Source: an optimization exercise on an open RTL-to-GDS flow (aim: small area, a short achievable clock period and few clock cycles per item). Production flows keep margins and buffers that such runs may drop.
In this exercise RTL edits were held to simulation tests only and were not proved equivalent to the original.
Power and IR drop assume default switching activity.

$ cat flow/run.sh
#!/bin/bash
# synth_recipe.tcl (not shown) runs the flow's synth.tcl, then flattens the netlist and writes it again
# the make line also repeats each setting of config.mk as NAME=value (left out here)
make -C /OpenROAD-flow-scripts/flow DESIGN_CONFIG=/design/flow/config.mk WORK_HOME=/design/flow/orfs CLKGATE_MAP_FILE= SYNTH_SCRIPT=/design/flow/synth_recipe.tcl finish
$ cat flow/config.mk
export PLATFORM = sky130hd
export DESIGN_NAME = MyDesign
export DESIGN_NICKNAME = MyDesign
export VERILOG_FILES = /design/flow/design.v
export SDC_FILE = /design/flow/constraint.sdc
export NUM_CORES = 4
export LEC_CHECK = 0
export CAP_MARGIN = 20
export CORE_MARGIN = 2
export CORE_UTILIZATION = 40
export SLEW_MARGIN = 20
$ cat flow/constraint.sdc
create_clock -name core_clock -period 5.0 [get_ports {clk}]
set_input_delay 1.0000 -clock core_clock [delete_from_list [all_inputs] [get_ports {clk}]]
set_output_delay 1.0000 -clock core_clock [all_outputs]
set_load 0.01 [all_outputs]
$ cat flow/design.v
module MyDesign(
  input dut_run,
  output dut_busy,
  input reset_b,
  input clk,
  output [11:0]dut_sram_write_address,
  output [15:0]dut_sram_write_data,
  output dut_sram_write_enable,
  output [11:0]dut_sram_read_address,
  input [15:0]sram_dut_read_data,
  output [11:0]dut_wmem_read_address,
  input [15:0]wmem_dut_read_data);
  wire [4:0] xdim, ydim;
  wire [15:0]weight;
  wire [1:0]input_dim_load_ctrl;
  wire [11:0]fsm_weight_addr, fsm_input_addr, fsm_output_addr;
  wire fsm_w_enable;
  wire [15:0]weight_input_data, input_input_data;
  wire [15:0]calculation_output;
  fms_controller controller(.clock(clk), .reset(reset_b), .go(dut_run),
    .ydim(ydim),
    .input_data(input_input_data),
    .busy(dut_busy),
    .input_load_ctrl(input_dim_load_ctrl),
    .input_addr(fsm_input_addr),
    .weight_addr(fsm_weight_addr),
    .output_addr(fsm_output_addr),
    .output_w_enable(fsm_w_enable));
  convolution conv_calc(.clock(clk),
    .reset(reset_b),
    .xdim(xdim),
    .weight(weight),
    .input_data(input_input_data),
    .padded_out(calculation_output));
  input_weight_registers weight_reg(.clock(clk),
    .reset(reset_b),
    .input_sram_data(weight_input_data),
    .weight_out(weight));
  input_dim_registers dim_reg(.clock(clk),
    .reset(reset_b),
    .input_sram_data(input_input_data),
    .input_load_ctrl(input_dim_load_ctrl),
    .xdim_reg(xdim),
    .ydim_reg(ydim));
  sram_read_interface read_input(.clock(clk),
    .reset(reset_b),
    .sram_interface_data(sram_dut_read_data),
    .dev_interface_read_addr(fsm_input_addr),
    .interface_sram_read_addr(dut_sram_read_address),
    .interface_dev_data_out(input_input_data));
  sram_read_interface read_weight(.clock(clk),
    .reset(reset_b),
    .sram_interface_data(wmem_dut_read_data),
    .dev_interface_read_addr(fsm_weight_addr),
    .interface_sram_read_addr(dut_wmem_read_address),
    .interface_dev_data_out(weight_input_data));
  sram_write_interface write_output(.clock(clk), .reset(reset_b),
    .dev_interface_write_addr(fsm_output_addr),
    .dev_interface_write_data(calculation_output),
    .dev_interface_r_enable(fsm_w_enable),
    .interface_sram_write_addr(dut_sram_write_address),
    .interface_sram_write_data(dut_sram_write_data),
    .interface_sram_r_enable(dut_sram_write_enable)
    );
endmodule
module input_weight_registers(
  input clock,
  input reset,
  input [15:0]input_sram_data,
  output [15:0]weight_out
  );
  reg [8:0]weight;
  assign weight_out = {6'b0,weight};
  always @ ( posedge clock ) begin
    if(~reset)
      weight<=0;
    else
      weight<=input_sram_data;
  end
endmodule
module input_dim_registers(
  input clock,
  input reset,
  input [15:0]input_sram_data,
  input [1:0]input_load_ctrl,
  output reg [4:0] xdim_reg,
  output reg [4:0] ydim_reg
  );
  reg [4:0] xdim_reg_next;
  reg [4:0] ydim_reg_next;
  always@(posedge clock)begin
    if(~reset)begin
      xdim_reg <= 0;
      ydim_reg <= 0;
    end
    else begin
      xdim_reg <= xdim_reg_next;
      ydim_reg <= ydim_reg_next;
    end
  end
  always@(*)begin
    xdim_reg_next = xdim_reg;
    ydim_reg_next = ydim_reg;
    casex(input_load_ctrl)
      2'b01:  xdim_reg_next = input_sram_data[4:0];
      2'b11:  ydim_reg_next = input_sram_data[4:0];
    endcase
  end
endmodule
module sram_read_interface(
  input clock,
  input reset,
  input [15:0]sram_interface_data,            
  input [11:0]dev_interface_read_addr,       
  output reg [11:0]interface_sram_read_addr,  
  output reg [15:0]interface_dev_data_out   
  );
  always @ ( posedge clock ) begin
    if(~reset)begin
      interface_sram_read_addr <= 0;
      interface_dev_data_out <=0;
    end
    else begin
      interface_sram_read_addr <= dev_interface_read_addr;  
      interface_dev_data_out <= sram_interface_data;  
    end
  end
endmodule
module sram_write_interface(
  input clock,
  input reset,
  input [11:0]dev_interface_write_addr, 
  input [15:0]dev_interface_write_data,       
  input dev_interface_r_enable,              
  output reg [11:0]interface_sram_write_addr,  
  output reg [15:0]interface_sram_write_data,  
  output reg interface_sram_r_enable);
  always @ ( posedge clock ) begin
    if(~reset)begin
      interface_sram_write_addr <= 0;
      interface_sram_write_data <=0;
      interface_sram_r_enable <=0;
    end
    else begin
      interface_sram_write_addr <= dev_interface_write_addr;
      interface_sram_write_data <=dev_interface_write_data;
      interface_sram_r_enable <=dev_interface_r_enable;
    end
  end
endmodule
module convolution(
  input clock,
  input reset,
  input [4:0]xdim,
  input [15:0]weight,
  input [15:0]input_data,
  output [15:0]padded_out);
wire [15:0]reg_1, reg_2, reg_3;
wire [13:0]output_raw;
output_select_padding padded_output(.xnor_bitcnt_add_cmp_output(output_raw),.xdim(xdim),.padded_output(padded_out));
input_registers input_storage_regs(.clock(clock),
  .reset(reset),
  .data_input(input_data),
  .reg_1(reg_1),
  .reg_2(reg_2),
  .reg_3(reg_3));
xnor_bitcnt_add_cmp output_bit_0(.weight_row_1(weight[2:0]), .weight_row_2(weight[5:3]), .weight_row_3(weight[8:6]),.input_reg_1_bits(reg_1[2:0]),.input_reg_2_bits(reg_2[2:0]),.input_reg_3_bits(reg_3[2:0]),.sign_output(output_raw[0]));
xnor_bitcnt_add_cmp output_bit_1(.weight_row_1(weight[2:0]),.weight_row_2(weight[5:3]), .weight_row_3(weight[8:6]),.input_reg_1_bits(reg_1[3:1]),.input_reg_2_bits(reg_2[3:1]),.input_reg_3_bits(reg_3[3:1]),.sign_output(output_raw[1]));
xnor_bitcnt_add_cmp output_bit_2(.weight_row_1(weight[2:0]),.weight_row_2(weight[5:3]), .weight_row_3(weight[8:6]),.input_reg_1_bits(reg_1[4:2]),.input_reg_2_bits(reg_2[4:2]),.input_reg_3_bits(reg_3[4:2]),.sign_output(output_raw[2]));
xnor_bitcnt_add_cmp output_bit_3(.weight_row_1(weight[2:0]),.weight_row_2(weight[5:3]), .weight_row_3(weight[8:6]),.input_reg_1_bits(reg_1[5:3]),.input_reg_2_bits(reg_2[5:3]),.input_reg_3_bits(reg_3[5:3]),.sign_output(output_raw[3]));
xnor_bitcnt_add_cmp output_bit_4(.weight_row_1(weight[2:0]),.weight_row_2(weight[5:3]), .weight_row_3(weight[8:6]),.input_reg_1_bits(reg_1[6:4]),.input_reg_2_bits(reg_2[6:4]),.input_reg_3_bits(reg_3[6:4]),.sign_output(output_raw[4]));
xnor_bitcnt_add_cmp output_bit_5(.weight_row_1(weight[2:0]),.weight_row_2(weight[5:3]), .weight_row_3(weight[8:6]),.input_reg_1_bits(reg_1[7:5]),.input_reg_2_bits(reg_2[7:5]),.input_reg_3_bits(reg_3[7:5]),.sign_output(output_raw[5]));
xnor_bitcnt_add_cmp output_bit_6(.weight_row_1(weight[2:0]),.weight_row_2(weight[5:3]), .weight_row_3(weight[8:6]),.input_reg_1_bits(reg_1[8:6]),.input_reg_2_bits(reg_2[8:6]),.input_reg_3_bits(reg_3[8:6]),.sign_output(output_raw[6]));
xnor_bitcnt_add_cmp output_bit_7(.weight_row_1(weight[2:0]),.weight_row_2(weight[5:3]), .weight_row_3(weight[8:6]),.input_reg_1_bits(reg_1[9:7]),.input_reg_2_bits(reg_2[9:7]),.input_reg_3_bits(reg_3[9:7]),.sign_output(output_raw[7]));
xnor_bitcnt_add_cmp output_bit_8(.weight_row_1(weight[2:0]),.weight_row_2(weight[5:3]), .weight_row_3(weight[8:6]),.input_reg_1_bits(reg_1[10:8]),.input_reg_2_bits(reg_2[10:8]),.input_reg_3_bits(reg_3[10:8]),.sign_output(output_raw[8]));
xnor_bitcnt_add_cmp output_bit_9(.weight_row_1(weight[2:0]),.weight_row_2(weight[5:3]), .weight_row_3(weight[8:6]),.input_reg_1_bits(reg_1[11:9]),.input_reg_2_bits(reg_2[11:9]),.input_reg_3_bits(reg_3[11:9]),.sign_output(output_raw[9]));
xnor_bitcnt_add_cmp output_bit_10(.weight_row_1(weight[2:0]),.weight_row_2(weight[5:3]),.weight_row_3(weight[8:6]),.input_reg_1_bits(reg_1[12:10]),.input_reg_2_bits(reg_2[12:10]),.input_reg_3_bits(reg_3[12:10]),.sign_output(output_raw[10]));
xnor_bitcnt_add_cmp output_bit_11(.weight_row_1(weight[2:0]),.weight_row_2(weight[5:3]),.weight_row_3(weight[8:6]),.input_reg_1_bits(reg_1[13:11]),.input_reg_2_bits(reg_2[13:11]),.input_reg_3_bits(reg_3[13:11]),.sign_output(output_raw[11]));
xnor_bitcnt_add_cmp output_bit_12(.weight_row_1(weight[2:0]),.weight_row_2(weight[5:3]),.weight_row_3(weight[8:6]),.input_reg_1_bits(reg_1[14:12]),.input_reg_2_bits(reg_2[14:12]),.input_reg_3_bits(reg_3[14:12]),.sign_output(output_raw[12]));
xnor_bitcnt_add_cmp output_bit_13(.weight_row_1(weight[2:0]),.weight_row_2(weight[5:3]),.weight_row_3(weight[8:6]),.input_reg_1_bits(reg_1[15:13]),.input_reg_2_bits(reg_2[15:13]),.input_reg_3_bits(reg_3[15:13]),.sign_output(output_raw[13]));
endmodule
module input_registers(
  input clock,
  input reset,
  input [15:0]data_input,
  output reg [15:0]reg_1,
  output reg [15:0]reg_2,
  output reg [15:0]reg_3);
  always @ ( posedge clock ) begin
    if(~reset)begin
      reg_1 <= 0;
      reg_2 <= 0;
      reg_3 <= 0;
    end
    else begin
      reg_1 <= reg_2;
      reg_2 <= reg_3;
      reg_3 <= data_input;
    end
  end
endmodule
module output_select_padding(
  input [13:0]xnor_bitcnt_add_cmp_output,
  input [4:0]xdim,
  output reg [15:0] padded_output
  );
  always @ ( * ) begin
  padded_output = 0;
    casex(xdim)
      5'd16: padded_output[15:0] = {2'b0,xnor_bitcnt_add_cmp_output[13:0]};
      5'd12: padded_output[15:0] = {6'b0,xnor_bitcnt_add_cmp_output[9:0]};
      5'd10: padded_output[15:0] = {8'b0,xnor_bitcnt_add_cmp_output[7:0]};
      default: padded_output = 16'b0;
    endcase
  end
endmodule
module xnor_bitcnt_add_cmp(
  input [2:0]weight_row_1,
  input [2:0]weight_row_2,
  input [2:0]weight_row_3,
  input [2:0]input_reg_1_bits,
  input [2:0]input_reg_2_bits,
  input [2:0]input_reg_3_bits,
  output sign_output);
  wire [3:0] xnor_out_1, xnor_out_2,xnor_out_3;
  wire [3:0] bitcount_out;
  assign xnor_out_1 = ~(weight_row_1^input_reg_1_bits);
  assign xnor_out_2 = ~(weight_row_2^input_reg_2_bits);
  assign xnor_out_3 = ~(weight_row_3^input_reg_3_bits);
  assign bitcount_out = ((xnor_out_1[0] + xnor_out_1[1]) + (xnor_out_1[2] + xnor_out_2[0]))
                        + ((xnor_out_2[1] + xnor_out_2[2])+ (xnor_out_3[0] + xnor_out_3[1]))
                        + xnor_out_3[2];
  assign sign_output = bitcount_out > 4'b0100;
endmodule
module fms_controller(
  input clock,
  input reset,
  input go,
  input [4:0]ydim,
  input [15:0]input_data,
  output reg busy,
  output reg [1:0]input_load_ctrl,
  output [11:0]input_addr,
  output [11:0]weight_addr,
  output [11:0]output_addr,
  output reg output_w_enable);
parameter S0 = 3'd0,
          S1 = 3'd1,
          S2 = 3'd2,
          S3 = 3'd3,
          S4 = 3'd4,
          S5 = 3'd5,
          S6 = 3'd6;
reg [3:0] state, next_state;
reg [4:0] input_addr_offset, output_addr_offset;
reg [4:0] next_input_addr_offset, next_output_addr_offset;
reg [6:0]base_input_addr, base_ouput_addr;
reg [6:0]next_base_input_addr, next_base_ouput_addr;
assign input_addr = base_input_addr + input_addr_offset;
assign output_addr = base_ouput_addr + output_addr_offset;
assign weight_addr = 1;
always @ ( posedge clock ) begin
  if(~reset)begin
    state <= S0;
    input_addr_offset <= 0;
    output_addr_offset <= 0;
    base_input_addr <= 0;
    base_ouput_addr <= 0;
  end
  else begin
    state <= next_state;
    input_addr_offset <= next_input_addr_offset;
    output_addr_offset <= next_output_addr_offset;
    base_input_addr <= next_base_input_addr;
    base_ouput_addr <= next_base_ouput_addr;
  end
end
always @ ( * ) begin
  next_state = S0;
  busy = 1;
  input_load_ctrl = 0;
  output_w_enable = 0;
  next_input_addr_offset = input_addr_offset;
  next_output_addr_offset = output_addr_offset;
  next_base_input_addr = base_input_addr;
  next_base_ouput_addr = base_ouput_addr;
  case(state)
    S0: begin
      next_input_addr_offset = 0;
      next_output_addr_offset = 0;
      next_base_input_addr = 0;
      next_base_ouput_addr = 0;
      busy = 0;
      if(go)
        next_state= S1;
      else
        next_state= S0;
    end
    S1:begin
      next_input_addr_offset = input_addr_offset + 1'b1;
      if(input_addr_offset == 2)
        next_state = S2;
      else
        next_state = S1;
    end
    S2: begin
      next_input_addr_offset = input_addr_offset + 1'b1;
      input_load_ctrl = 2'b01;
      next_state = S3;
    end
    S3: begin
      next_base_input_addr = next_base_input_addr + input_addr_offset + 1'b1;
      next_base_ouput_addr = next_base_ouput_addr + output_addr_offset;
      next_input_addr_offset = 0;
      next_output_addr_offset = 0;
      input_load_ctrl = 2'b11;
      next_state = S4;
    end
    S4:begin
      next_input_addr_offset = input_addr_offset + 1'b1;
      if(input_addr_offset == 2)
        next_state = S5;
      else
        next_state = S4;
    end
    S5:begin
      next_input_addr_offset = input_addr_offset + 1'b1;
      next_output_addr_offset = output_addr_offset + 1'b1;
      output_w_enable = 1;
      if(input_addr_offset == ydim-1'd1)
        next_state = S6;
      else
        next_state = S5;
    end
    S6:begin
      next_input_addr_offset = input_addr_offset + 1'b1;
      next_output_addr_offset = output_addr_offset + 1'b1;
      output_w_enable = 1;
      input_load_ctrl = 2'b01;
      next_state = S3;
      if(input_data == 16'h00ff)
        next_state = S0;
    end
  endcase
end
endmodule
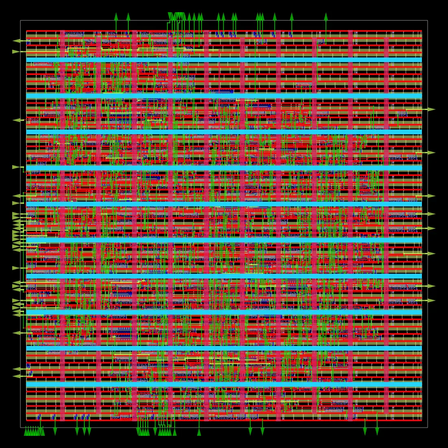
Fig. 1. The whole layout, all layers.
Top Ports: 89
drt total wl: 17500 um
die width: 154 um
Placement Rows: 54

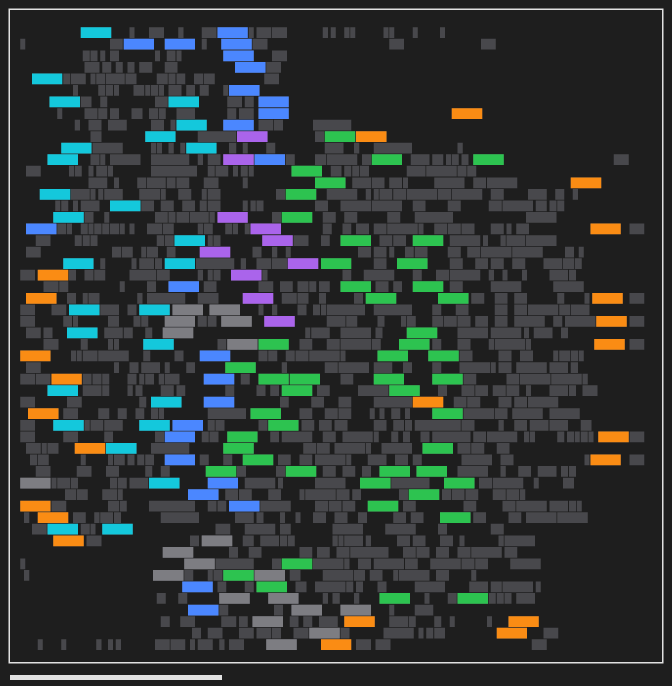
Fig. 2. Flops by top-level scope.
Scale bar: 50 um.
Key: cyan = `controller` [placed flops 27]; green = `conv_calc` [placed flops 48]; orange = `write_output` [placed flops 23, where spread over the die]; purple = `dim_reg` [placed flops 10]; blue = `read_input` [placed flops 24]
Another 19 sequential cells are not coloured.
DIE AREA: 23600 um^2
Finished Layout Cells: 1232
Core Util, Final: 47.0%

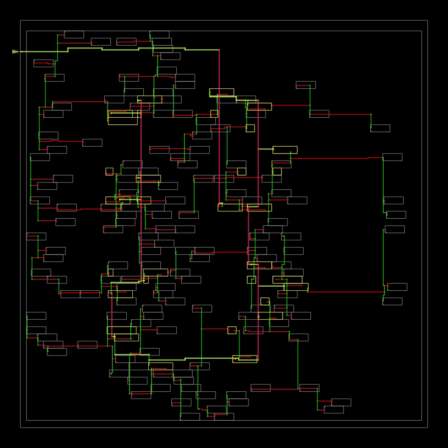
Fig. 3. Clock wiring as the flow saved it.
clock sink count: 151
Worst Skew: 10.6 ps

metal layers:
metal	track usage, %	vias up
met1	20.8	2760
met3	2.96	24
met2	25.5	72
li1	-	2944
met5	0	-
met4	6.07	0
placed cells by master (no fill, tap or decap), types with 9 or more instances in the layout:
cell and n:
nor3_1 9, o21ai_0 14, dfxtp_1 151, ha_1 43, nand2_1 22, xor2_1 54, fa_1 73, nor3b_1 10
a21oi_1 51, conb_1 21, inv_1 59, nand3_1 10, clkbuf_16 17, a21o_1 10, xnor2_1 91, and2_1 86
o22ai_1 9, nor2_1 64, clkdlybuf4s50_1 59
cells in the mapped netlist (14+ instances only):
cell type	n
xor2_1	54
fa_1	73
ha_1	43
xnor2_1	91
and2_1	86
nor2_1	64
clkbuf_1	30
o21ai_0	14
buf_4	21
dfxtp_1	151
nand2_1	22
inv_1	59
a21oi_1	51
critical path, cell delays in order, from the launching register on:
cell and delay [ps]:
dfxtp_1 730, buf_4 280, xnor2_1 100, fa_1 480, inv_1 50, fa_1 520, inv_1 50, fa_1 500
fa_1 480, fa_1 450, o22ai_1 140, a21oi_1 60, a21oi_1 120, nor2_1 50
final cells by class:
class	instances	area, um^2
sequential	151	3020
clock buffer	19	443
multi-input combinational	642	5410
tap	280	350
inverter	60	239
fill	2096	11600
timing repair buffer	67	648
clock inverter	13	168
kinds of logic (layout without fill, tap and decap cells):
group	count (synthesis)	in the layout	synth area share (%)
AND/OR/NAND/NOR	237	237	14.3
flip-flops	151	151	33.8
XOR/XNOR	145	145	14.2
buffers and inverters	124	159	6.64
adder cells (fa/ha/maj)	116	116	22.3
AO/OA/AOI/OAI	115	115	7.86
multiplexers	8	8	0.895
other	1	21	0.0419
stage by stage:
stage               area (um^2)  cells  utilization [%]  power (mW)
floorplan                  9020    917                -        1.88
global placement           9670   1200             44.2        2.00
detailed placement         9670   1200             44.2        2.02
CTS                       10300   1232             47.0        3.37
global route              10300   1232             47.0        3.54
finish                    10300   1232             47.0        3.32
power by group through the flow:
stage	Combinational [mW]	Sequential [mW]	Clock (mW)
after CTS	0.729	1.27	1.37
after detailed placement	0.723	1.30	0
final	0.717	1.27	1.33
after floorplan	0.604	1.27	0
after global routing	0.848	1.28	1.42
after global placement	0.697	1.30	0
==> reports/metrics.csv <==
stage;metric;value;unit
grt;vias in the first global route;5873;
timing;Final Setup Violations;0;
setup_path;Critical Path AT;4450;ps
grt;initial antenna violation count;0;
timing;setup_tns;0;ps
outcome;status;complete, no violations;
timing;relative slew slack;26.6;%
timing;fin crit share;83.3;%
timing;PnR worst setup slack;834;ps
route;metal1 wirelength;8540;um
setup_path;critical setup path kind;reg2reg;
timing;worst slew pin tran;1100;ps
clock_tree;Num CTS Buffers;17;
power;PD cells;323;nW/um^2
route;Highest Signal Layer;met4;
setup_path;critical path endpoint category;register;
yosys;Synth Area per Inst;9.98;um^2
setup_path;worst setup path startpoint;weight_reg.weight[3];
power;Power Internal;2.38;mW
grt;GR Overflow Total;0;
yosys;Yosys reg bits;151;
final_layout;Post-layout nets;1090;
setup_path;r2r endpoint;write_output.interface_sram_write_data[3];
yosys;Syn Inst Count;897;
worst_hold_path;Hold Path End;weight_reg.weight[2];
timing;f_max;240;MHz
floorplan;core footprint;21900;um^2
route;drt first pass iters;4;
power;NetSw;0.943;mW
setup_path;r2r startpoint;weight_reg.weight[3];
setup_path;reg2reg path depth;13;
route;WL met2;8130;um
power;static leakage;4.12;nW
route;initial detailed-routing violation count;248;
final_layout;area grow syn2layout;14.8;%
worst_hold_path;Hold Crit Depth;1;
power;Flop pwr share;38.3;%
power;worst vdd ir;0.224;mV
setup_path;R2R Setup Slk;830;ps
setup_path;crit path capture;write_output.interface_sram_write_data[3];
worst_hold_path;HP Class;reg2reg;
yosys;Main synth FF type;dfxtp_1;
final_layout;# diodes;0;
route;Detail Route Antenna Nets;0;
worst_hold_path;hold path startpoint;read_weight.interface_dev_data_out[2];
grt;largest net degree at the start of global routing;101;
placed_design;I/O Buffers;60;
clock_tree;Longest Clk Path Bufs;2;
yosys;area leader, netlist;dfxtp_1;
yosys;synth top area cells;dfxtp_1 34%, fa_1 16%, xnor2_1 8.9%, and2_1 6.0%, ha_1 6.0%;
timing;Slew Limit Fails;0;
power;Gate power share;21.6;%
route;DR vias;5800;
route;wire per inst;14.2;um
final_layout;share of layout cells above drive strength 1;4.62;%
clock_tree;CTS H-Tree Depth;4;
timing;fin crit period;4170;ps
setup_path;CP startpoint kind;register;
setup_path;Crit Path Max Fanout;10;
Testbench counts, summed over its fixed seeds: cycles 14,004, rows 9,492.

what the ideal ports hide:
How much do the figures lean on ideal ports? The routed layout below was timed once more, with nothing changed but the port constraints. Step 1, drivers: a clkbuf_16 drives clk and a buf_2 each remaining input, both assumed. Step 2 times the ports against the registers' clock, not the clock port: input delays grow and output delays shrink by t, the midpoint of the rising clock arrivals with the driver on. Three values: ideal ports, drivers, drivers and shift; two values: the first two.
t (ns): 0.469
setup WS [ns]: 0.834 / 0.834 / 0.834
slew at the worst register clock pin (ns): 0.07 / 0.07
After both steps setup and hold are still met in this run. For this run, drivers alone change the setup slack by 0.000 ns; drivers and shift together by 0.000 ns.
